Background: an optimization exercise with open tools, aiming at small area, a short achievable clock period and few clock cycles. Do not read the settings as production practice. The RTL was checked by simulation tests, not by an equivalence proof against the original design. The series may have gaps, and a smaller design here may also do less where the tests do not look.

$ cat flow/constraint.sdc
create_clock -name core_clock -period 14.0 [get_ports {Clock_50}]
set_input_delay 2.8000 -clock core_clock [delete_from_list [all_inputs] [get_ports {Clock_50}]]
set_output_delay 2.8000 -clock core_clock [all_outputs]
set_load 0.01 [all_outputs]
$ cat flow/design.v
`timescale 1ns/100ps
`default_nettype none
module Milestone_1 (
   input  logic            Clock_50,
   input  logic            Resetn, 
   input  logic            Initialize,
	input logic 	[15:0]   SRAM_read_data,
   output logic   [17:0]   SRAM_address,
   output logic   [15:0]   SRAM_write_data,
   output logic            SRAM_we_n,
	output logic 				sim_done
	);
typedef enum logic [6:0] {
	S_WAIT_FOR_PREVIOUS,
	S_LEAD_IN_START_1,
	S_2,
	S_3,
	S_4,
	S_5,
	S_6,
	S_7,
	S_8,
	S_9,
	S_10,
	S_11,
	S_12,
	S_13,
	S_14,
	S_15,
	S_16,
	S_17,
	S_18,
	S_LOOP_0,
	S_LOOP_1,
	S_LOOP_2,
	S_LOOP_3,
	S_LOOP_4,
	S_LOOP_5,
	S_LOOP_6,
	S_LOOP_7,
	S_LOOP_8,
	S_LOOP_9,
	S_LO_0,
	S_LO_1,
	S_LO_2,
	S_LO_3,
	S_LO_4,
	S_LO_5,
	S_LO_6,
	S_LO_7,
	S_LO_8,
	S_LO_9,
	S_LO_10,
	S_LO_11,
	S_LO_12,
	S_LO_13,
	S_LO_14,
	S_LO_15,
	S_LO_16,
	S_LO_17,
	S_LO_18,
	S_LO_19,
	S_LO_20,
	S_LO_21,
	S_LO_22,
	S_LO_23,
	S_LO_24,
	S_LO_25,
	S_LO_26,
	S_LO_27
} M1_state_type;
M1_state_type M1_state;
logic vga_enable;
logic [15:0] PIXEL_ROW_END;
logic [15:0] pixel_col_count;
logic data_req_flag;
logic UV_byte_flag;
logic [15:0] pixel_row_count;
logic [15:0] ee_high;
logic [15:0] ee_low;
logic [15:0] eo_high;
logic [15:0] eo_low;
logic [15:0] oo_high;
logic [15:0] oo_low;
logic [15:0] ee_buff;
logic [15:0] eo_buff;
logic [15:0] oo_buff;
logic [7:0] ee_high_writeout;
logic [7:0] oo_high_writeout;
logic [7:0] eo_high_writeout;
logic [7:0] ee_low_writeout;
logic [7:0] eo_low_writeout;
logic [7:0] oo_low_writeout;
logic [17:0] Y_sram_address;
logic [17:0] U_sram_address;
logic [17:0] V_sram_address;
logic [17:0] write_address;
logic [63:0] U_MAC;
logic [63:0] V_MAC;
logic [7:0] V_prime;
logic [7:0] U_prime;
logic [15:0] Y_data;
logic [15:0] U_data;
logic [15:0] V_data;
logic [15:0] V_data_buff;
logic [15:0] U_data_buff;
logic [7:0] UR[5:0]; 
logic [7:0] VR[5:0];
logic [31:0] a_result;
logic [31:0] b_result;
logic [31:0] c_result;
logic [31:0] a_IN1;
logic [31:0] a_IN2;
logic [31:0] b_IN1;
logic [31:0] b_IN2;
logic [31:0] c_IN1;
logic [31:0] c_IN2;
logic [31:0] a_result_buff;
logic [31:0] b_result_buff;
logic [31:0] c_result_buff;
assign a_result = a_IN1*a_IN2;
assign b_result = b_IN1*b_IN2;
assign c_result = c_IN1*c_IN2;
always @(posedge Clock_50 or negedge Resetn) begin
	if (~Resetn) begin
		pixel_row_count <= 0;
		pixel_col_count <= 0;
		PIXEL_ROW_END <= 320;
		M1_state <= S_WAIT_FOR_PREVIOUS;
		SRAM_address <= 0;
		SRAM_we_n <= 1;
		data_req_flag <= 0;
		UV_byte_flag <= 0;
		a_IN1 <= 0;
		a_IN2 <= 0;
		b_IN1 <= 0;
		b_IN2 <= 0;
		c_IN1 <= 0;
		c_IN2 <= 0;
		Y_sram_address <= 0;
		U_sram_address <= 38400;
		V_sram_address <= 57600;
		write_address <= 146944;
		Y_data <= 0;
		U_data <= 0;
		V_data <= 0;
		a_result_buff <= 0;
		b_result_buff <= 0;
		c_result_buff <= 0;
		VR[0]	<= 0;
		VR[1] <= 0;
		VR[2] <= 0;
		VR[3] <= 0;
		VR[4] <= 0;
		VR[5] <= 0;
		UR[0]	<= 0;
		UR[1] <= 0;
		UR[2] <= 0;
		UR[3] <= 0;
		UR[4] <= 0;
		UR[5] <= 0;
		ee_high <= 0;
		ee_low <= 0;
		eo_high <= 0;
		eo_low <= 0;
		oo_high <= 0;
		oo_low <= 0;
		ee_buff <= 0;
		eo_buff <= 0;
		oo_buff <= 0;
		sim_done <= 0;
		U_data_buff <= 0;
		V_data_buff <= 0;
		U_MAC <= 0;
		V_MAC <= 0;
		U_prime <= 0;
		V_prime <= 0;
		vga_enable <= 0;
	end else begin
		case(M1_state)
			S_WAIT_FOR_PREVIOUS: begin
				vga_enable <= 1;
				if(Initialize == 1) begin
					M1_state <= S_LEAD_IN_START_1;
					vga_enable <= 0;
				end
			end
			S_LEAD_IN_START_1: begin
				SRAM_address <= Y_sram_address;
				Y_sram_address <= Y_sram_address + 1'b1;
				SRAM_we_n <= 1'b1;
				M1_state <= S_2;
				pixel_row_count <= 0;
			end
			S_2: begin	 
				SRAM_address <= V_sram_address;
				V_sram_address <= V_sram_address + 1'b1;
				M1_state <= S_3;
			end
			S_3: begin   
				SRAM_address <= U_sram_address;
				U_sram_address <= U_sram_address + 1'b1;
				M1_state <= S_4;
			end
			S_4: begin  
				SRAM_address <= V_sram_address;
				V_sram_address <= V_sram_address + 1'b1;
				Y_data 		 <= SRAM_read_data;
				M1_state <= S_5;
			end
			S_5: begin  
				SRAM_address <= U_sram_address;
				U_sram_address <= U_sram_address + 1'b1;
				V_data 		 <= SRAM_read_data;
				VR[0]			 <= SRAM_read_data[15:8];
				M1_state <= S_6;
			end
			S_6: begin  
				U_data <= SRAM_read_data;
				UR[0]	 <= SRAM_read_data[15:8];
				VR[0]	<= V_data[15:8];
				VR[1] <= VR[0];
				a_IN1 <= 76284;
				a_IN2 <= Y_data[15:8] - 16;
				b_IN1 <= 104595;
				b_IN2 <= V_data[15:8] -128;
				c_IN1 <= 25624 ;
				c_IN2 <= SRAM_read_data[15:8] - 128;			
				M1_state <= S_7;
			end
			S_7: begin  
				UR[0]	<= U_data[15:8];
				UR[1] <= UR[0];
				VR[0]	<= V_data[15:8];
				VR[1] <= VR[0];
				VR[2] <= VR[1];
				V_data <= SRAM_read_data;
				V_data_buff <= V_data;
				ee_high <= ((a_result + b_result) >> 16);
				a_result_buff <= a_result;
				c_result_buff <= c_result;
				a_IN1 <= 53281;
				a_IN2 <= V_data[15:8] - 128;
				b_IN1 <= 132251;
				b_IN2 <= U_data[15:8] - 128;
				UV_byte_flag <= 1;
				M1_state <= S_8;
			end
			S_8: begin
				U_data <= SRAM_read_data;
				U_data_buff <= U_data;
				ee_low <= (a_result_buff - a_result - c_result_buff) >> 16;
				eo_high <= (a_result_buff + b_result) >> 16;
				b_result_buff <= b_result;
				UR[0]	<= U_data[15:8];
				UR[1] <= UR[0];
				UR[2] <= UR[1];
				VR[0]	<= V_data_buff[7:0];
				VR[1] <= VR[0];
				VR[2] <= VR[1];
				VR[3] <= VR[2];
				M1_state <= S_9;
			end
			S_9: begin
				UR[0]	<= U_data_buff[7:0];
				UR[1] <= UR[0];
				UR[2] <= UR[1];
				UR[3] <= UR[2];
				VR[0]	<= V_data[15:8];
				VR[1] <= VR[0];
				VR[2] <= VR[1];
				VR[3] <= VR[2];
				VR[4] <= VR[3];
				SRAM_we_n <= 1'b0;
				SRAM_address <= write_address;
				SRAM_write_data <= {ee_high_writeout, ee_low_writeout};
				write_address <= write_address + 18'b1;
				pixel_row_count <= pixel_row_count + 1;
				M1_state <= S_10;
			end
			S_10: begin
				SRAM_we_n <= 1'b1;
				UR[0]	<= U_data[15:8];
				UR[1] <= UR[0];
				UR[2] <= UR[1];
				UR[3] <= UR[2];
				UR[4] <= UR[3];
				VR[0]	<= V_data[7:0];
				VR[1] <= VR[0];
				VR[2] <= VR[1];
				VR[3] <= VR[2];
				VR[4] <= VR[3];
				VR[5] <= VR[4];
				M1_state <= S_11;
			end
			S_11: begin
				UR[0]	<= U_data[7:0];
				UR[1] <= UR[0];
				UR[2] <= UR[1];
				UR[3] <= UR[2];
				UR[4] <= UR[3];
				UR[5] <= UR[4];
				a_IN1 <= 21;
				a_IN2 <= VR[5];
				b_IN1 <= 52;
				b_IN2 <= VR[4];
				c_IN1 <= 159 ;
				c_IN2 <= VR[3];		
				M1_state <= S_12;
			end
			S_12: begin
				V_MAC <= a_result - b_result + c_result;
				a_IN1 <= 159;
				a_IN2 <= VR[2];
				b_IN1 <= 52;
				b_IN2 <= VR[1];
				c_IN1 <= 21;
				c_IN2 <= VR[0];
				M1_state <= S_13;
			end
			S_13: begin
				V_prime <= (V_MAC + a_result - b_result + c_result + 128) >> 8;
				a_IN1 <= 21;
				a_IN2 <= UR[5];
				b_IN1 <= 52;
				b_IN2 <= UR[4];
				c_IN1 <= 159 ;
				c_IN2 <= UR[3];		
				M1_state <= S_14;
			end
			S_14: begin
				U_MAC <= a_result - b_result + c_result;
				a_IN1 <= 159;
				a_IN2 <= UR[2];
				b_IN1 <= 52;
				b_IN2 <= UR[1];
				c_IN1 <= 21;
				c_IN2 <= UR[0];
				M1_state <= S_15;
			end
			S_15: begin
				SRAM_address <= Y_sram_address;
				Y_sram_address <= Y_sram_address + 1'b1;
				U_prime <= (U_MAC + a_result - b_result + c_result + 128) >> 8;
				a_IN1 <= 76284;
				a_IN2 <= Y_data[7:0] - 16;
				b_IN1 <= 104595;
				b_IN2 <= V_prime - 128;
				c_IN1 <= 25624 ;
				c_IN2 <= ((U_MAC + a_result - b_result + c_result + 128) >> 8) - 128;			
				M1_state <= S_16;
			end
			S_16: begin
				M1_state <= S_17;
			end
			S_17: begin
				a_IN1 <= 76284;
				a_IN2 <= Y_data[7:0] - 16;
				b_IN1 <= 104595;
				b_IN2 <= V_prime - 128;
				c_IN1 <= 25624 ;
				c_IN2 <= U_prime - 128;		
				SRAM_address <= V_sram_address;
				V_sram_address <= V_sram_address + 1'b1;
				M1_state <= S_18;
			end
			S_18: begin		
				data_req_flag <= 1;
				Y_data <= SRAM_read_data;		
				eo_low <= ((a_result + b_result) >> 16);
				a_result_buff <= a_result;
				c_result_buff <= c_result;
				a_IN1 <= 53281;
				a_IN2 <= V_prime - 128;
				b_IN1 <= 132251;
				b_IN2 <= U_prime - 128;
				M1_state <= S_LOOP_0;
			end
			S_LOOP_0: begin
				oo_high <= (a_result_buff - a_result - c_result_buff) >> 16;
				oo_low <= (a_result_buff + b_result) >> 16;
				if (data_req_flag == 1) begin
					SRAM_address <= U_sram_address;
					U_sram_address <= U_sram_address + 1;
				end
				if( UV_byte_flag == 0) begin
					b_IN2 <= V_data_buff[15:8] - 128;
					c_IN2 <= U_data_buff[15:8] - 128;	
				end else begin
					b_IN2 <= V_data_buff[7:0] - 128;
					c_IN2 <= U_data_buff[7:0] - 128;	
				end
				a_IN1 <= 76284;
				a_IN2 <= Y_data[15:8] - 16;
				b_IN1 <= 104595;
				c_IN1 <= 25624;
				M1_state <= S_LOOP_1;
			end
			S_LOOP_1: begin
				ee_high <= ((a_result + b_result) >> 16);
				SRAM_we_n <= 0;
				SRAM_address <= write_address;
				write_address <= write_address + 1;
				SRAM_write_data <= {eo_high_writeout, eo_low_writeout};
				pixel_row_count <= pixel_row_count + 1;
				if (data_req_flag == 1) begin
					V_data <= SRAM_read_data;
					V_data_buff <= V_data;
					VR[0]	<= SRAM_read_data[15:8];
					VR[1] <= VR[0];
					VR[2] <= VR[1];
					VR[3] <= VR[2];
					VR[4] <= VR[3];
					VR[5] <= VR[4];
				end
				a_result_buff <= a_result;
				c_result_buff <= c_result;
				if(UV_byte_flag == 0) begin
					a_IN2 <= V_data_buff[15:8] - 128;
					b_IN2 <= U_data_buff[15:8] - 128;
					UV_byte_flag <= 1;
				end else begin
					a_IN2 <= V_data_buff[7:0] - 128;
					b_IN2 <= U_data_buff[7:0] - 128;			
					UV_byte_flag <= 0;
				end
				a_IN1 <= 53281;
				b_IN1 <= 132251;
				M1_state <= S_LOOP_2;
			end
			S_LOOP_2: begin
				ee_low <= (a_result_buff - a_result - c_result_buff) >> 16;
				eo_high <= (a_result_buff + b_result) >> 16;
				SRAM_we_n <= 0;
				SRAM_address <= write_address;
				write_address <= write_address + 1;
				SRAM_write_data <= {oo_high_writeout, oo_low_writeout};
				pixel_row_count <= pixel_row_count + 1;
				a_IN1 <= 21;
				a_IN2 <= VR[5];
				b_IN1 <= 52;
				b_IN2 <= VR[4];
				c_IN1 <= 159 ;
				c_IN2 <= VR[3];		
				M1_state <= S_LOOP_3;
			end
			S_LOOP_3: begin
				V_MAC <= a_result - b_result + c_result;
				if (data_req_flag == 1) begin
					U_data_buff <= U_data;
					U_data <= SRAM_read_data;	
					UR[0]	<= SRAM_read_data[15:8];
					UR[1] <= UR[0];
					UR[2] <= UR[1];
					UR[3] <= UR[2];
					UR[4] <= UR[3];
					UR[5] <= UR[4];
				end
				a_IN1 <= 159;
				a_IN2 <= VR[2];
				b_IN1 <= 52;
				b_IN2 <= VR[1];
				c_IN1 <= 21;
				c_IN2 <= VR[0];
				SRAM_we_n <= 0;
				SRAM_address <= write_address;
				write_address <= write_address + 1;
				SRAM_write_data <= {ee_high_writeout, ee_low_writeout};
				pixel_row_count <= pixel_row_count + 1;
				M1_state <= S_LOOP_4;
			end
			S_LOOP_4: begin
				V_prime <= (V_MAC + a_result - b_result + c_result + 128) >> 8;				
				SRAM_we_n <= 1;
				SRAM_address <= Y_sram_address;
				Y_sram_address <= Y_sram_address + 1;
				if (data_req_flag == 1) begin
					VR[0]	<= V_data[7:0];
					VR[1] <= VR[0];
					VR[2] <= VR[1];
					VR[3] <= VR[2];
					VR[4] <= VR[3];
					VR[5] <= VR[4];
				end
				a_IN1 <= 21;
				a_IN2 <= UR[5];
				b_IN1 <= 52;
				b_IN2 <= UR[4];
				c_IN1 <= 159 ;
				c_IN2 <= UR[3];
				M1_state <= S_LOOP_5;
			end			
			S_LOOP_5: begin
				U_MAC <= a_result - b_result + c_result;
				a_IN1 <= 159;
				a_IN2 <= UR[2];
				b_IN1 <= 52;
				b_IN2 <= UR[1];
				c_IN1 <= 21;
				c_IN2 <= UR[0];
				M1_state <= S_LOOP_6;
			end	
			S_LOOP_6: begin
				if( data_req_flag == 0) begin
					SRAM_address <= V_sram_address;
					V_sram_address <= V_sram_address + 1;
				end
				U_prime <= (U_MAC + a_result - b_result + c_result + 128) >> 8;			
				if (data_req_flag == 1) begin
					UR[0]	<= U_data[7:0];
					UR[1] <= UR[0];
					UR[2] <= UR[1];
					UR[3] <= UR[2];
					UR[4] <= UR[3];
					UR[5] <= UR[4];				
				end
				a_IN1 <= 76284;
				a_IN2 <= Y_data[7:0] - 16;
				b_IN1 <= 104595;
				b_IN2 <= V_prime - 128;
				c_IN1 <= 25624 ;
				c_IN2 <= ((U_MAC + a_result - b_result + c_result + 128) >> 8) - 128;	
				M1_state <= S_LOOP_7;
			end	
			S_LOOP_7: begin
				Y_data <= SRAM_read_data;
				eo_low <= ((a_result + b_result) >> 16);
				a_result_buff <= a_result;
				c_result_buff <= c_result;
				a_IN1 <= 53281;
				a_IN2 <= V_prime - 128;
				b_IN1 <= 132251;
				b_IN2 <= U_prime - 128;
				data_req_flag <= ~data_req_flag;
				if(pixel_row_count < 468) begin
					M1_state <= S_LOOP_0;
				end else begin
					M1_state <= S_LO_0;
				end
			end		
			S_LO_0: begin
				oo_high <= (a_result_buff - a_result - c_result_buff) >> 16;
				oo_low <= (a_result_buff + b_result) >> 16;
				a_IN1 <= 76284;
				a_IN2 <= Y_data[15:8] - 16;
				b_IN1 <= 104595;
				b_IN2 <= V_data_buff[7:0] - 128;
				c_IN1 <= 25624;
				c_IN2 <= U_data_buff[7:0] - 128;	
				VR[0]	<= VR[0];
				VR[1] <= VR[0];
				VR[2] <= VR[1];
				VR[3] <= VR[2];
				VR[4] <= VR[3];
				VR[5] <= VR[4];
				M1_state <= S_LO_1;
			end
			S_LO_1: begin
				UR[0]	<= UR[0];
				UR[1] <= UR[0];
				UR[2] <= UR[1];
				UR[3] <= UR[2];
				UR[4] <= UR[3];
				UR[5] <= UR[4];
				ee_high <= ((a_result + b_result) >> 16);
				SRAM_we_n <= 0;
				SRAM_address <= write_address;
				write_address <= write_address + 1;
				SRAM_write_data <= {eo_high_writeout, eo_low_writeout};
				pixel_row_count <= pixel_row_count + 1;
				a_result_buff <= a_result;
				c_result_buff <= c_result;
				a_IN1 <= 53281;
				a_IN2 <= V_data_buff[7:0] - 128;
				b_IN1 <= 132251;
				b_IN2 <= U_data_buff[7:0] - 128;
				M1_state <= S_LO_2;
			end
			S_LO_2: begin
				ee_low <= (a_result_buff - a_result - c_result_buff) >> 16;
				eo_high <= (a_result_buff + b_result) >> 16;
				SRAM_we_n <= 0;
				SRAM_address <= write_address;
				write_address <= write_address + 1;
				SRAM_write_data <= {oo_high_writeout, oo_low_writeout};
				pixel_row_count <= pixel_row_count + 1;
				a_IN1 <= 21;
				a_IN2 <= VR[5];
				b_IN1 <= 52;
				b_IN2 <= VR[4];
				c_IN1 <= 159 ;
				c_IN2 <= VR[3];		
				M1_state <= S_LO_3;
			end
			S_LO_3: begin
				V_MAC <= a_result - b_result + c_result;
				a_IN1 <= 159;
				a_IN2 <= VR[2];
				b_IN1 <= 52;
				b_IN2 <= VR[1];
				c_IN1 <= 21;
				c_IN2 <= VR[0];
				SRAM_we_n <= 0;
				SRAM_address <= write_address;
				write_address <= write_address + 1;
				SRAM_write_data <= {ee_high_writeout, ee_low_writeout};
				pixel_row_count <= pixel_row_count + 1;
				M1_state <= S_LO_4;
			end
			S_LO_4: begin
				SRAM_we_n <= 1;
				V_prime <= (V_MAC + a_result - b_result + c_result + 128) >> 8;				
				a_IN1 <= 21;
				a_IN2 <= UR[5];
				b_IN1 <= 52;
				b_IN2 <= UR[4];
				c_IN1 <= 159 ;
				c_IN2 <= UR[3];
				SRAM_address <= Y_sram_address;
				Y_sram_address <= Y_sram_address + 1;
				M1_state <= S_LO_5;
			end
			S_LO_5: begin
				U_MAC <= a_result - b_result + c_result;
				a_IN1 <= 159;
				a_IN2 <= UR[2];
				b_IN1 <= 52;
				b_IN2 <= UR[1];
				c_IN1 <= 21;
				c_IN2 <= UR[0];
				M1_state <= S_LO_6;
			end
			S_LO_6: begin
				U_prime <= (U_MAC + a_result - b_result + c_result + 128) >> 8;			
				a_IN1 <= 76284;
				a_IN2 <= Y_data[7:0] - 16;
				b_IN1 <= 104595;
				b_IN2 <= V_prime - 128;
				c_IN1 <= 25624 ;
				c_IN2 <= ((U_MAC + a_result - b_result + c_result + 128) >> 8) - 128;	
				M1_state <= S_LO_7;
			end
			S_LO_7: begin
				Y_data <= SRAM_read_data;
				eo_low <= ((a_result + b_result) >> 16);
				a_result_buff <= a_result;
				c_result_buff <= c_result;
				a_IN1 <= 53281;
				a_IN2 <= V_prime - 128;
				b_IN1 <= 132251;
				b_IN2 <= U_prime - 128;
				M1_state <= S_LO_8;
			end
			S_LO_8: begin  
				oo_high <= (a_result_buff - a_result - c_result_buff) >> 16;
				oo_low <= (a_result_buff + b_result) >> 16;
				a_IN1 <= 76284;
				a_IN2 <= Y_data[15:8] - 16;
				b_IN1 <= 104595;
				b_IN2 <= V_data[15:8] - 128;
				c_IN1 <= 25624;
				c_IN2 <= U_data[15:8] - 128;	
				VR[0]	<= VR[0];
				VR[1] <= VR[0];
				VR[2] <= VR[0];
				VR[3] <= VR[2];
				VR[4] <= VR[3];
				VR[5] <= VR[4];
				M1_state <= S_LO_9;
			end
			S_LO_9: begin  
				ee_high <= ((a_result + b_result) >> 16);	
				SRAM_we_n <= 0;
				SRAM_address <= write_address;
				write_address <= write_address + 1;
				SRAM_write_data <= {eo_high_writeout, eo_low_writeout};
				pixel_row_count <= pixel_row_count + 1;
				a_result_buff <= a_result;
				c_result_buff <= c_result;
				a_IN1 <= 53281;
				a_IN2 <= V_data[15:8] - 128;
				b_IN1 <= 132251;
				b_IN2 <= U_data[15:8] - 128;
				UR[0]	<= UR[0];
				UR[1] <= UR[0];
				UR[2] <= UR[0];
				UR[3] <= UR[2];
				UR[4] <= UR[3];
				UR[5] <= UR[4];
				M1_state <= S_LO_10;
			end
			S_LO_10: begin  
				ee_low <= (a_result_buff - a_result - c_result_buff) >> 16;
				eo_high <= (a_result_buff + b_result) >> 16;
				SRAM_we_n <= 0;
				SRAM_address <= write_address;
				write_address <= write_address + 1;
				SRAM_write_data <= {oo_high_writeout, oo_low_writeout};
				pixel_row_count <= pixel_row_count + 1;
				a_IN1 <= 21;
				a_IN2 <= VR[5];
				b_IN1 <= 52;
				b_IN2 <= VR[4];
				c_IN1 <= 159 ;
				c_IN2 <= VR[3];	
				M1_state <= S_LO_11;
			end
			S_LO_11: begin  
				V_MAC <= a_result - b_result + c_result;
				a_IN1 <= 159;
				a_IN2 <= VR[2];
				b_IN1 <= 52;
				b_IN2 <= VR[1];
				c_IN1 <= 21;
				c_IN2 <= VR[0];
				SRAM_we_n <= 0;
				SRAM_address <= write_address;
				write_address <= write_address + 1;
				SRAM_write_data <= {ee_high_writeout, ee_low_writeout};
				pixel_row_count <= pixel_row_count + 1;
				M1_state <= S_LO_12;
			end
			S_LO_12: begin  
				SRAM_we_n <= 1;
				V_prime <= (V_MAC + a_result - b_result + c_result + 128) >> 8;				
				a_IN1 <= 21;
				a_IN2 <= UR[5];
				b_IN1 <= 52;
				b_IN2 <= UR[4];
				c_IN1 <= 159 ;
				c_IN2 <= UR[3];
				SRAM_address <= Y_sram_address;
				Y_sram_address <= Y_sram_address + 1;
				M1_state <= S_LO_13;
			end
			S_LO_13: begin  
				U_MAC <= a_result - b_result + c_result;
				a_IN1 <= 159;
				a_IN2 <= UR[2];
				b_IN1 <= 52;
				b_IN2 <= UR[1];
				c_IN1 <= 21;
				c_IN2 <= UR[0];
				M1_state <= S_LO_14;
			end
			S_LO_14: begin  
				U_prime <= (U_MAC + a_result - b_result + c_result + 128) >> 8;			
				a_IN1 <= 76284;
				a_IN2 <= Y_data[7:0] - 16;
				b_IN1 <= 104595;
				b_IN2 <= V_prime - 128;
				c_IN1 <= 25624 ;
				c_IN2 <= ((U_MAC + a_result - b_result + c_result + 128) >> 8) - 128;	
				M1_state <= S_LO_15;
			end
			S_LO_15: begin  
				Y_data <= SRAM_read_data;
				eo_low <= ((a_result + b_result) >> 16);
				a_result_buff <= a_result;
				c_result_buff <= c_result;
				a_IN1 <= 53281;
				a_IN2 <= V_prime - 128;
				b_IN1 <= 132251;
				b_IN2 <= U_prime - 128;
				M1_state <= S_LO_16;
			end
			S_LO_16: begin  
				oo_high <= (a_result_buff - a_result - c_result_buff) >> 16;
				oo_low <= (a_result_buff + b_result) >> 16;
				a_IN1 <= 76284;
				a_IN2 <= Y_data[15:8] - 16;
				b_IN1 <= 104595;
				b_IN2 <= V_data[7:0] - 128;
				c_IN1 <= 25624;
				c_IN2 <= U_data[7:0] - 128;	
				VR[0]	<= VR[0];
				VR[1] <= VR[0];
				VR[2] <= VR[0];
				VR[3] <= VR[0];
				VR[4] <= VR[3];
				VR[5] <= VR[4];
				M1_state <= S_LO_17;
			end
			S_LO_17: begin  
				ee_high <= ((a_result + b_result) >> 16);	
				SRAM_we_n <= 0;
				SRAM_address <= write_address;
				write_address <= write_address + 1;
				SRAM_write_data <= {eo_high_writeout, eo_low_writeout};
				pixel_row_count <= pixel_row_count + 1;
				a_result_buff <= a_result;
				c_result_buff <= c_result;
				a_IN1 <= 53281;
				a_IN2 <= V_data[7:0] - 128;
				b_IN1 <= 132251;
				b_IN2 <= U_data[7:0] - 128;
				UR[0]	<= UR[0];
				UR[1] <= UR[0];
				UR[2] <= UR[0];
				UR[3] <= UR[0];
				UR[4] <= UR[3];
				UR[5] <= UR[4];
				M1_state <= S_LO_18;
			end
			S_LO_18: begin  
				ee_low <= (a_result_buff - a_result - c_result_buff) >> 16;
				eo_high <= (a_result_buff + b_result) >> 16;
				SRAM_we_n <= 0;
				SRAM_address <= write_address;
				write_address <= write_address + 1;
				SRAM_write_data <= {oo_high_writeout, oo_low_writeout};
				pixel_row_count <= pixel_row_count + 1;
				a_IN1 <= 21;
				a_IN2 <= VR[5];
				b_IN1 <= 52;
				b_IN2 <= VR[4];
				c_IN1 <= 159 ;
				c_IN2 <= VR[3];		
				M1_state <= S_LO_19;
			end
			S_LO_19: begin  
				V_MAC <= a_result - b_result + c_result;
				a_IN1 <= 159;
				a_IN2 <= VR[2];
				b_IN1 <= 52;
				b_IN2 <= VR[1];
				c_IN1 <= 21;
				c_IN2 <= VR[0];
				SRAM_we_n <= 0;
				SRAM_address <= write_address;
				write_address <= write_address + 1;
				SRAM_write_data <= {ee_high_writeout, ee_low_writeout};
				pixel_row_count <= pixel_row_count + 1;
				M1_state <= S_LO_20;
			end
			S_LO_20: begin  
				SRAM_we_n <= 1;
				V_prime <= (V_MAC + a_result - b_result + c_result + 128) >> 8;				
				a_IN1 <= 21;
				a_IN2 <= UR[5];
				b_IN1 <= 52;
				b_IN2 <= UR[4];
				c_IN1 <= 159 ;
				c_IN2 <= UR[3];
				M1_state <= S_LO_21;
			end
			S_LO_21: begin  
				U_MAC <= a_result - b_result + c_result;
				a_IN1 <= 159;
				a_IN2 <= UR[2];
				b_IN1 <= 52;
				b_IN2 <= UR[1];
				c_IN1 <= 21;
				c_IN2 <= UR[0];
				M1_state <= S_LO_22;
			end
			S_LO_22: begin  
				U_prime <= (U_MAC + a_result - b_result + c_result + 128) >> 8;			
				a_IN1 <= 76284;
				a_IN2 <= Y_data[7:0] - 16;
				b_IN1 <= 104595;
				b_IN2 <= V_prime - 128;
				c_IN1 <= 25624 ;
				c_IN2 <= ((U_MAC + a_result - b_result + c_result + 128) >> 8) - 128;	
				M1_state <= S_LO_23;
			end
			S_LO_23: begin  
				eo_low <= ((a_result + b_result) >> 16);
				a_result_buff <= a_result;
				c_result_buff <= c_result;
				a_IN1 <= 53281;
				a_IN2 <= V_prime - 128;
				b_IN1 <= 132251;
				b_IN2 <= U_prime - 128;
				M1_state <= S_LO_24;
			end
			S_LO_24: begin  
				oo_high <= (a_result_buff - a_result - c_result_buff) >> 16;
				oo_low <= (a_result_buff + b_result) >> 16;
				M1_state <= S_LO_25;
			end
			S_LO_25: begin  
				ee_high <= ((a_result + b_result) >> 16);	
				SRAM_we_n <= 0;
				SRAM_address <= write_address;
				write_address <= write_address + 1;
				SRAM_write_data <= {eo_high_writeout, eo_low_writeout};
				pixel_row_count <= pixel_row_count + 1;
				M1_state <= S_LO_26;
			end
			S_LO_26: begin 
				ee_low <= (a_result_buff - a_result - c_result_buff) >> 16;
				eo_high <= (a_result_buff + b_result) >> 16;
				SRAM_we_n <= 0;
				SRAM_address <= write_address;
				write_address <= write_address + 1;
				SRAM_write_data <= {oo_high_writeout, oo_low_writeout};
				pixel_row_count <= pixel_row_count + 1;
				M1_state <= S_LO_27;
			end
			S_LO_27: begin 
				SRAM_we_n <= 1;
			V_sram_address <= V_sram_address - 1;
				if (pixel_col_count == 239) begin
					vga_enable <= 1;
					sim_done <= 1;
					M1_state <= S_WAIT_FOR_PREVIOUS;
				end else begin
					pixel_col_count <= pixel_col_count + 1;
					M1_state <= S_LEAD_IN_START_1;
				end
				VR[0]	<= 0;
				VR[1] <= 0;
				VR[2] <= 0;
				VR[3] <= 0;
				VR[4] <= 0;
				VR[5] <= 0;
				UR[0]	<= 0;
				UR[1] <= 0;
				UR[2] <= 0;
				UR[3] <= 0;
				UR[4] <= 0;
				UR[5] <= 0;
				Y_data <= 0;
				U_data <= 0;
				V_data <= 0;
				U_data_buff <= 0;
				V_data_buff <= 0;
			end
		endcase
	end
end
always_comb begin
	if (ee_high[15] == 1)		ee_high_writeout = 8'd0;
	else if (|ee_high[15:8])	ee_high_writeout = 8'hff;
	else								ee_high_writeout = ee_high[7:0];
	if (ee_low[15] == 1)			ee_low_writeout = 8'd0;
	else if (|ee_low[15:8])		ee_low_writeout = 8'hff;
	else								ee_low_writeout = ee_low[7:0];
	if (eo_high[15] == 1)		eo_high_writeout = 8'd0;
	else if (|eo_high[15:8])	eo_high_writeout = 8'hff;
	else								eo_high_writeout = eo_high[7:0];
	if (eo_low[15] == 1)			eo_low_writeout = 8'd0;
	else if (|eo_low[15:8])		eo_low_writeout = 8'hff;
	else								eo_low_writeout = eo_low[7:0];
	if (oo_high[15] == 1)		oo_high_writeout = 8'd0;
	else if (|oo_high[15:8])	oo_high_writeout = 8'hff;
	else								oo_high_writeout = oo_high[7:0];
	if (oo_low[15] == 1)			oo_low_writeout = 8'd0;
	else if (|oo_low[15:8])		oo_low_writeout = 8'hff;
	else								oo_low_writeout = oo_low[7:0];
end
endmodule
$ cat flow/config.mk
export PLATFORM = sky130hd
export DESIGN_NAME = Milestone_1
export DESIGN_NICKNAME = Milestone_1
export VERILOG_FILES = /design/flow/design.v
export SDC_FILE = /design/flow/constraint.sdc
export NUM_CORES = 4
export LEC_CHECK = 0
export CAP_MARGIN = 20
export CORE_MARGIN = 2
export CORE_UTILIZATION = 40
export SLEW_MARGIN = 20
$ cat flow/run.sh
#!/bin/bash
# synth_recipe.tcl (not shown) runs the flow's synth.tcl, then flattens the netlist and writes it again
# the make line also repeats each setting of config.mk as NAME=value (left out here)
make -C /OpenROAD-flow-scripts/flow DESIGN_CONFIG=/design/flow/config.mk WORK_HOME=/design/flow/orfs CLKGATE_MAP_FILE= SYNTH_SCRIPT=/design/flow/synth_recipe.tcl finish
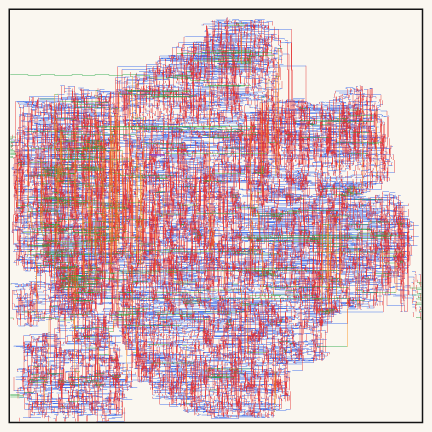
run_1/wires.png
Scale: 1 px per um.
blue -> metal 1  # wire length 87.6 mm
red -> metal 2  # wire length 88.3 mm
purple -> metal 5  # wire length 13.8 um
green -> metal 3  # wire length 10200 um
orange -> metal 4  # wire length 6900 um

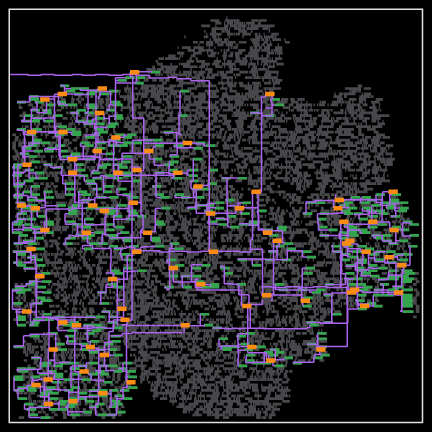
run_1/clk_routes.png
Scale: 1 px per um.
purple -> clock wires  # length 10300 um
orange -> clock drivers  # count 76
green -> flip-flops  # count 623
routed clock nets = 77
Final Skew: 89.1 ps
clock latency of the later-clocked register in the worst-skew pair: 740 ps

==> summary.txt, run 1 <==
Layout:
- The non-clock buffer instance count of the final layout is 139.
- The area occupied by registers is 0.0157 mm^2.
- The area taken by multi-input logic gates is 0.0456 mm^2.
- Leaving out fill and tap cells, the most frequent cells in the layout are inv_1, nand2_1, ha_1, fa_1, dfrtp_1.
- The filler cells instantiated in the layout total 16100.
- Counting the clock-network buffers in the layout gives 105.
- The number of nets in the finished design is 8846.
- The area growth from synthesis to final layout is 9.01%.
- Non-clock buffering takes up 1.65% of total cell area after layout.
- The final cell count without fillers is 9609.
- The post-route netlist has 4.73% of its cells at a drive strength greater than 1.
- The number of sequential storage elements is 623.

Global route:
- The via count of the first global-routing pass is 52200.
- For this run the aggregate overflow at the end of global routing stands at 0.
- The layer with the highest usage is met2.

Floorplan:
- Once the floorplan was initialized, standard cells occupied 40.3% of the core.
- The die footprint is 0.169 mm^2.

Synth:
- The share of synthesized flip-flops with an asynchronous set or reset is 97.4%.
- Of the total synthesized cell area, the portion taken by XOR and XNOR cells is 5.18%.
- The count of synthesis-stage warnings from yosys is 3.
- In this run, synthesis inferred 16 flip-flops with an integrated enable.
- The post-synthesis cell type count is 101.
- Dividing the synthesized area by the synthesized cell count gives 9.03 um^2.
- The synthesized netlist devotes 34.7% of its cell area to adder and majority cells.
- In the synthesized netlist, mux cells make up 1.46% of the area.

Worst hold path:
- The path class of the tightest hold or removal check is reg2reg.

Timing:
- Setup repair after global routing left no endpoint under its margin.
- The post-route fraction of the period consumed by the critical path is 90.9%.
- The slew of the pin with the lowest slew margin is 1210 ps.
- The fmax is 78.6 MHz.
- Headroom to the max-slew limit came out at 18.9%.

Route:
- The wire length on met2 is 88300 um.
- The routed length on met1 is 87600 um.
- The number of iterations in the first detailed-routing pass is 11.
- In the detailed route, the total length drawn on met3 is 10200 um.

Critical path:
- The arrival time at the worst endpoint is 13290 ps.
- Broken down by cell family, the worst path's largest delay share belongs to adder cells.
- The worst setup path is of the reg2reg kind.
- The critical path endpoint category is a flop.
- The worst setup path is launched from a flop.
- The dominant cell type by count on the critical path is fa_1.

Status:
- The run finished with no timing, DRC or antenna violations.

Clock tree:
- The number of setup buffers added after CTS is 0.

Placement:
- The final weighted congestion in routability-driven placement is 0.940.
Testbench counts for the RTL of run 1, summed over its fixed seeds: cycles 1,242,248.
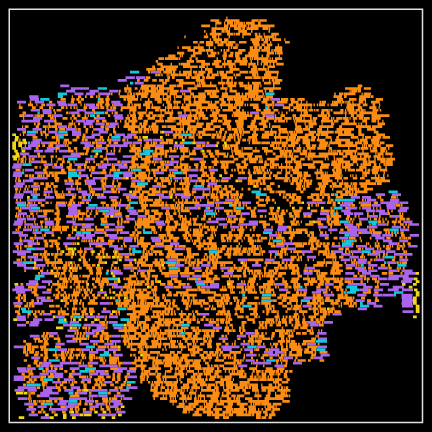
run_1/placement_by_type.png
Scale: 1 px per um.
yellow -> other buffers and delay cells  # cells 139, share of their area 1.7%
purple -> flops  # cells 623, share of their area 23%
cyan -> clock drivers and dummy loads  # cells 140, share of their area 3.9%
orange -> combinational and other logic  # cells 6516, share of their area 72%
sequential share of cell area: 21.7%
CORE AREA: 0.165 mm^2
share of the core filled with cells in the final layout: 43.9%
floorplan row count: 149
Layout Cell Area excl Fill: 0.0725 mm^2

[run 1: path summary, 6_finish.rpt]
kind | from | end | slack (ps) | depth (start not counted)
setup / recovery | b_IN1[7] | c_IN2[31] | 1270 | 42
hold / removal | sim_done | sim_done | 460 | 1
setup reg to reg | b_IN1[7] | c_IN2[31] | 1270 | 42
hold reg to reg | sim_done | sim_done | 460 | 1
max in group asynchronous | Resetn | oo_low[13] | 8730 | 4
min in group asynchronous | Resetn | U_sram_address[11] | 2120 | 1
[run 1: cell usage after synthesis, types with 20 or more instances]
master and n:
nor4_1 32, a21oi_1 301, nor2b_1 37, clkbuf_1 202
and2_1 178, buf_1 22, mux2i_1 45, o21bai_1 33
nor3_1 77, o21a_1 47, a22oi_1 44, a31oi_1 50
inv_1 1200, xnor2_1 265, dfrtp_1 592, o211ai_1 20
a211oi_1 34, nand3_1 168, nand2_1 892, a222oi_1 63
nand4_1 36, a221oi_1 22, mux2_2 46, o31ai_1 27
and3_1 48, nand2b_1 53, xor2_1 120, nor2_1 346
ha_1 853, or3_1 20, fa_1 618, a21o_1 108
o2111ai_1 24, o21ai_0 469
[run 1: through the flow]
stage | setup WS [ps] | util, % | area [um^2]
floorplan | 2850 | - | 66500
global placement | 1550 | 42.3 | 69700
detailed placement | 1450 | 42.3 | 69700
CTS | 1350 | 43.9 | 72500
global route | 431 | 43.9 | 72500
finish | 1270 | 43.9 | 72500
[run 1: flip-flops by register name, summed over array words and instances (netlist names), 18 cells and up]
signal / cells
VR: 48
UR: 48
c_result_buff: 32
V_sram_address: 18
Y_sram_address: 18
write_address: 18
U_MAC: 40
U_sram_address: 18
c_IN2: 32
a_result_buff: 32
SRAM_address: 18
[run 1: cell families after synthesis]
family	Yosys count
mux	91
simple gates	1957
xor+xnor	388
buf+inv	1427
compound gates	1402
flops	623
other cells	2
fa+ha+maj	1475
==> run 2: too many edits to list; what changed since run 1 <==
flow/design.v: 953 -> 998 lines; modules unchanged: 0
  Milestone_1: edited, 951 -> 168 lines
  m1_unit_rb: new, 228 lines
  m1_unit_gb: new, 328 lines
  m1_filter: new, 272 lines
==> module Milestone_1 as of run 2 <==
module Milestone_1 (
   input  logic            Clock_50,
   input  logic            Resetn,
   input  logic            Initialize,
   input  logic   [15:0]   SRAM_read_data,
   output logic   [17:0]   SRAM_address,
   output logic   [15:0]   SRAM_write_data,
   output logic            SRAM_we_n,
   output logic            sim_done
);
localparam [1:0] M_IDLE = 2'd0, M_PRO = 2'd1, M_RUN = 2'd2, M_DONE = 2'd3;
logic [1:0]  mode;
logic [3:0]  cnt;           
logic [7:0]  pcol;          
logic [15:0] y_addr;
logic [15:0] u_addr;
logic [17:0] w_addr;
logic [15:0] yreg;
logic [7:0]  uw [0:5];
logic [7:0]  vw [0:5];
logic [15:0] upend;
logic [7:0]  vhold;
logic [7:0]  vf, ubf;
logic [9:0]  ugf;
wire run = (mode == M_RUN);
wire pro = (mode == M_PRO);
wire b0 = run & (cnt == 4'd0);
wire b1 = run & (cnt == 4'd1);
wire b2 = run & (cnt == 4'd2);
wire b3 = run & (cnt == 4'd3);
wire b4 = run & (cnt == 4'd4);
wire podd = pcol[0];
wire tail = (pcol >= 8'd156);       
wire last_col = (pcol == 8'd159);
wire uv_read = (pcol <= 8'd153);
wire [10:0] xo, go;
wire [9:0]  fo;
wire xs = (cnt == 4'd2);
wire [7:0] xy = (cnt == 4'd0) ? yreg[15:8] : yreg[7:0];
wire [7:0] xx = (cnt == 4'd0) ? vw[2] : (cnt == 4'd1) ? vf : ubf;
m1_unit_rb ux (.s(xs), .y(xy), .x(xx), .o(xo));
wire gs = (cnt == 4'd1);
wire [7:0] gy = (cnt == 4'd2) ? yreg[7:0] : yreg[15:8];
wire [9:0] gu = (cnt == 4'd2) ? ugf : {2'b00, uw[2]};
wire [7:0] gv = (cnt == 4'd2) ? vf : vw[2];
m1_unit_gb ug (.s(gs), .y(gy), .u(gu), .v(gv), .o(go));
wire fsel = (cnt == 4'd0);    
m1_filter uf (.a(fsel ? vw[0] : uw[0]), .b(fsel ? vw[1] : uw[1]),
              .c(fsel ? vw[2] : uw[2]), .d(fsel ? vw[3] : uw[3]),
              .e(fsel ? vw[4] : uw[4]), .f(fsel ? vw[5] : uw[5]), .o(fo));
function automatic [7:0] sat(input [10:0] o);
   sat = ~o[10] ? 8'd0 : (|o[9:8]) ? 8'hff : o[7:0];
endfunction
wire [7:0] xsat = sat(xo);
wire [7:0] gsat = sat(go);
wire shift = b1 | (pro & (cnt >= 4'd3));
logic [1:0] src;
always_comb begin
   if (pro) begin
      case (cnt)
         4'd3, 4'd7: src = 2'd0;
         4'd6, 4'd8: src = 2'd1;
         default:    src = 2'd2;
      endcase
   end else begin
      src = tail ? 2'd2 : podd ? 2'd1 : 2'd0;
   end
end
wire [7:0] unew = (src == 2'd0) ? upend[15:8] : (src == 2'd1) ? upend[7:0] : uw[5];
wire [7:0] vnew = (src == 2'd0) ? SRAM_read_data[15:8] : (src == 2'd1) ? vhold : vw[5];
wire upend_ld = (b1 & podd) | (pro & (cnt == 4'd2 || cnt == 4'd6 || cnt == 4'd8));
wire vhold_ld = shift & (src == 2'd0);
always_ff @(posedge Clock_50) begin
   if (shift) begin
      uw[0] <= uw[1]; uw[1] <= uw[2]; uw[2] <= uw[3]; uw[3] <= uw[4]; uw[4] <= uw[5]; uw[5] <= unew;
      vw[0] <= vw[1]; vw[1] <= vw[2]; vw[2] <= vw[3]; vw[3] <= vw[4]; vw[4] <= vw[5]; vw[5] <= vnew;
   end
   if (upend_ld) upend <= SRAM_read_data;
   if (vhold_ld) vhold <= SRAM_read_data[7:0];
   if (b2 | (pro & (cnt == 4'd4))) yreg <= SRAM_read_data;
   if (b0) vf <= fo[7:0];
   if (b1) begin
      ubf <= fo[7:0];
      ugf <= (pcol == 8'd0) ? {2'b00, fo[7:0]} : fo;
   end
   if (b0) SRAM_write_data <= {xsat, gsat};
   else if (b1 | b2) SRAM_write_data <= {gsat, xsat};
end
wire [16:0] v_addr = {1'b0, u_addr} + 17'd19200;
always_ff @(posedge Clock_50 or negedge Resetn) begin
   if (~Resetn) begin
      mode <= M_IDLE;
      cnt <= 4'd0;
      pcol <= 8'd0;
      y_addr <= 16'd0;
      u_addr <= 16'd38400;
      w_addr <= 18'd146944;
      SRAM_address <= 18'd0;
      SRAM_we_n <= 1'b1;
      sim_done <= 1'b0;
   end else begin
      SRAM_we_n <= 1'b1;
      case (mode)
         M_IDLE: if (Initialize) begin
            mode <= M_PRO;
            cnt <= 4'd0;
            SRAM_address <= {2'b00, u_addr};
         end
         M_PRO: begin
            cnt <= cnt + 4'd1;
            case (cnt)
               4'd0, 4'd4, 4'd7: begin
                  SRAM_address <= {1'b0, v_addr};
                  u_addr <= u_addr + 16'd1;
               end
               4'd1: begin
                  SRAM_address <= {2'b00, y_addr};
                  y_addr <= y_addr + 16'd1;
               end
               4'd3, 4'd5: SRAM_address <= {2'b00, u_addr};
               4'd8: begin
                  SRAM_address <= {2'b00, y_addr};
                  y_addr <= y_addr + 16'd1;
                  mode <= M_RUN;
                  cnt <= 4'd0;
                  pcol <= 8'd0;
               end
               default: ;
            endcase
         end
         M_RUN: begin
            cnt <= (cnt == 4'd4) ? 4'd0 : cnt + 4'd1;
            case (cnt)
               4'd0, 4'd1, 4'd2: begin
                  SRAM_address <= w_addr;
                  SRAM_we_n <= 1'b0;
                  w_addr <= w_addr + 18'd1;
               end
               4'd3: begin
                  if (w_addr == 18'd0) begin
                     mode <= M_DONE;
                     sim_done <= 1'b1;
                  end
                  if (podd) begin
                     SRAM_address <= {1'b0, v_addr};
                     if (uv_read) u_addr <= u_addr + 16'd1;
                  end else begin
                     SRAM_address <= {2'b00, u_addr};
                  end
               end
               default: begin  
                  pcol <= pcol + 8'd1;
                  if (last_col) begin
                     mode <= M_PRO;
                     cnt <= 4'd0;
                     SRAM_address <= {2'b00, u_addr};
                  end else begin
                     SRAM_address <= {2'b00, y_addr};
                     if (pcol != 8'd158) y_addr <= y_addr + 16'd1;
                  end
               end
            endcase
         end
         default: ;
      endcase
   end
end
endmodule
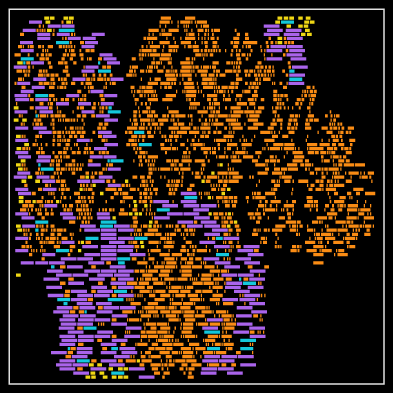
run_2/placement_by_type.png
Scale: 1.5 px per um.
cyan -> clock drivers and dummy loads  # cells 49, share of their area 3.8%
yellow -> other buffers and delay cells  # cells 85, share of their area 3.0%
orange -> combinational and other logic  # cells 2096, share of their area 65%
purple -> flops  # cells 254, share of their area 28%
floorplan row count: 89
sequential share of cell area: 27.4%

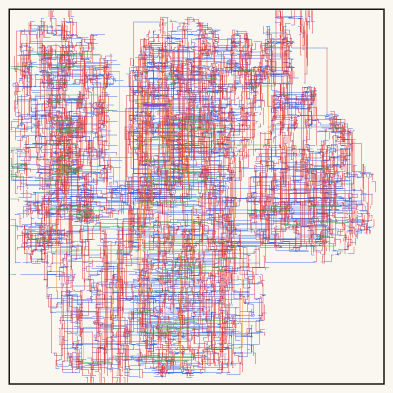
run_2/wires.png
Scale: 1.5 px per um.
purple -> metal 5  # wire length 13.8 um
green -> metal 3  # wire length 3510 um
red -> metal 2  # wire length 32.4 mm
orange -> metal 4  # wire length 1940 um
blue -> metal 1  # wire length 28.3 mm
GRT Total Usage: 21.6%
Total Routed Length: 66300 um
total via count in the routed design: 17600
per-cell routed wire length: 20.3 um

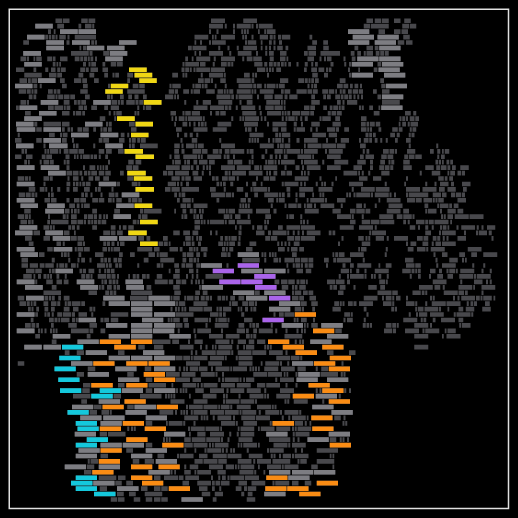
run_2/flops_by_reg.png
Scale: 2 px per um.
purple -> `ubf`  # flops 8, where middle
cyan -> `upend`  # flops 16, where bottom left
yellow -> `w_addr`  # flops 18
orange -> `vw`  # flops 48
not coloured = 164
FF+latch area: 0.00722 mm^2
share of the core filled with cells in the final layout: 44.6%

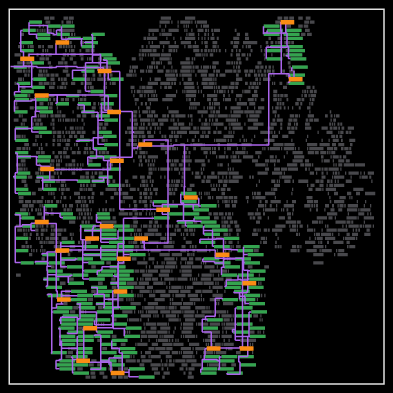
run_2/clk_routes.png
Scale: 1.5 px per um.
orange -> clock drivers  # count 27
purple -> clock wires  # length 3420 um
green -> flip-flops  # count 254
routed clock nets = 28

==> run 2 against run 1 <==
Against the previous run:
- still clean
- die area is 63% lower
- final cell count is 66% lower
- final area is 64% lower
- via count is 66% lower
- clock skew is 69 ps lower
- routed wire length is 66% lower
- highest routed layer unchanged
==> summary.txt, run 2 <==
Critical path:
- The signal on the critical path passes through nor2_1, nand2_2, buf_4, inv_2, mux2i_1, o21ai_1, inv_1, xnor2_1, nand2_1, fa_1, fa_1, fa_1, inv_1, ha_1, a21oi_1, nor3_1, a211oi_1, o21ai_0, a22oi_2, o41a_1, nand4_1, a31oi_1, o22ai_1.
- Across all register-to-register paths, the minimum setup slack is 5430 ps.
- The critical path class is reg2reg.
- The category of the worst setup path launch point is a flop.
- The endpoint of the worst register-to-register path is SRAM_write_data[0].
- The cell depth of the worst flop-to-flop path is 23.
- STA classifies the critical path endpoint as a flop.
- Data arrives at the worst endpoint at 8890 ps.
- The worst reg2reg path startpoint is cnt[2].
- Counting stages on the worst path, the most repeated cell is fa_1.

Worst hold path:
- The worst hold path belongs to the class reg2reg.
- The path with the worst hold slack has its endpoint at uw[0][1].
- The instance count along the most critical hold path is 0.

Timing:
- The shortest period the worst path allows is 8570 ps.
- The slew of the pin with the lowest slew margin is 1070 ps.
- Static timing analysis puts the maximum clock frequency at 117 MHz.
- The post-route fraction of the period consumed by the critical path is 61.2%.
- Headroom to the max-slew limit came out at 28.5%.
- Across the routed clock network, the largest skew measured is 19.8 ps.
- Setup repair after global routing left no endpoint under its margin.

Placement:
- The total half-perimeter wirelength after legalization and detailed placement is 52900 um.
- The final weighted congestion in routability-driven placement is 0.987.
- At the placement stage, the worst setup path has a slack of 5370 ps.

Synth:
- The post-synthesis cell type count is 91.
- In this run the cell area of the synthesized design comes to 0.0240 mm^2.
- The synthesized design contains 170 enable-type register cells.
- The cell with the most instances after synthesis is inv_1.
- For this run, the number of Yosys warnings is 3.
- The synthesized area per cell is 9.87 um^2.
- Counting instances in the post-synthesis netlist gives the leading cell types as inv_1, nand2_1, fa_1.

Layout:
- The largest registers in the layout are uw x48, vw x48.
- The area growth from synthesis to final layout is 10.0%.
- In the layout the commonest cells are inv_1, nand2_1, fa_1, edfxtp_1, nor2_1.
- Of the cells placed in the final design, the portion with a size suffix greater than 1 is 6.08%.
- The number of nets in the finished design is 2890.
- After the flow finishes, the layout carries non-filler instances totaling 3257.

Route:
- In the routed design, unresolved DRC markers number 0.
- The pre-antenna-repair detailed-routing pass consisted of 8 iterations.
- The via-per-instance ratio is 5.40.

Clock tree:
- The post-CTS setup buffer count is 0.
- At the later pin of the worst-skew pair, clock insertion delay measures 580 ps.
- The number of buffers between clock root and the deepest sink is 3.

Global route:
- The via count of the first global-routing pass is 18400.
- The met3 layer usage reported by global route is 2.47%.
- The remaining global-route overflow is 0.

Floorplan:
- The floorplan core area is 0.0591 mm^2.
- The effective utilization at floorplan is 40.5%.

Flow run:
- The max-cap check violation count is 0.

Status:
- The flow ran to the end and the layout has no timing, DRC or antenna violations.
Testbench counts for the RTL of run 2, summed over its fixed seeds: cycles 776,644.
run 2: metrics by stage:
stage	cell area (um^2)	utilization, %
floorplan	24000	-
global placement	25400	43.0
detailed placement	25400	43.0
CTS	26400	44.6
global route	26400	44.6
finish	26400	44.6
run 2: worst max-delay path by stage:
stage,startpoint,end,slack [ps],cells past startpoint
2_1_floorplan,cnt[0],ugf[8],6430,24
3_3_place_gp,cnt[2],SRAM_write_data[8],5500,25
3_5_place_dp,cnt[2],SRAM_write_data[8],5370,23
4_1_cts,cnt[2],SRAM_write_data[8],5350,23
5_1_grt,cnt[2],SRAM_write_data[0],4730,23
6_report,cnt[2],SRAM_write_data[0],5430,23
run 2: layout make-up:
type,instances,area (um^2)
well taps,773,967
repair buffers,85,774
fillers,5575,32800
multi-input cells,1705,15000
clock buffers,34,732
flip-flops and latches,254,7220
inverters,391,1470
clock inverters,15,231
run 2: cell families after synthesis:
kind of cell | Yosys count | synth area share, %
buffers and inverters | 474 | 7.54
DFF | 254 | 30.1
muxes | 82 | 3.54
other | 2 | 0.0313
AOI/OAI and AO/OA | 422 | 11.5
xor gates and xnor gates | 175 | 6.39
and+or+nand+nor | 607 | 11.4
adders and majority gates | 413 | 29.4
run 2: per-layer routing:
layer  share of wire, %  wire length [um]
met2                 49             32400
met5              0.020                13
met1                 43             28300
met4                2.9              1940
met3                5.3              3510

-- what the ideal ports hide --
No port has a modelled driver above. Below, the same layouts with a new extraction and two added sets of constraints. Step 1, drivers: a clkbuf_16 drives Clock_50 and a buf_2 each remaining input, both assumed. Step 2 moves the port delays by t, midway between the first and last clock arrival at a register: inputs arrive t later, outputs are due t later. That takes back most of the time a late clock gives input paths. a / b / c = no drivers / after step 1 / after step 2; a / b = the first two.
run	shift t [ns]	slack for setup (ns)	hold WS [ns]	worst setup path after step 2
run 1	0.776	1.272 / 1.272 / 1.272	0.461 / 0.461 / 0.461	register to register
run 2	0.625	5.432 / 5.432 / 5.432	0.446 / 0.446 / 0.446	register to register
After both steps every run listed still meets setup and hold.
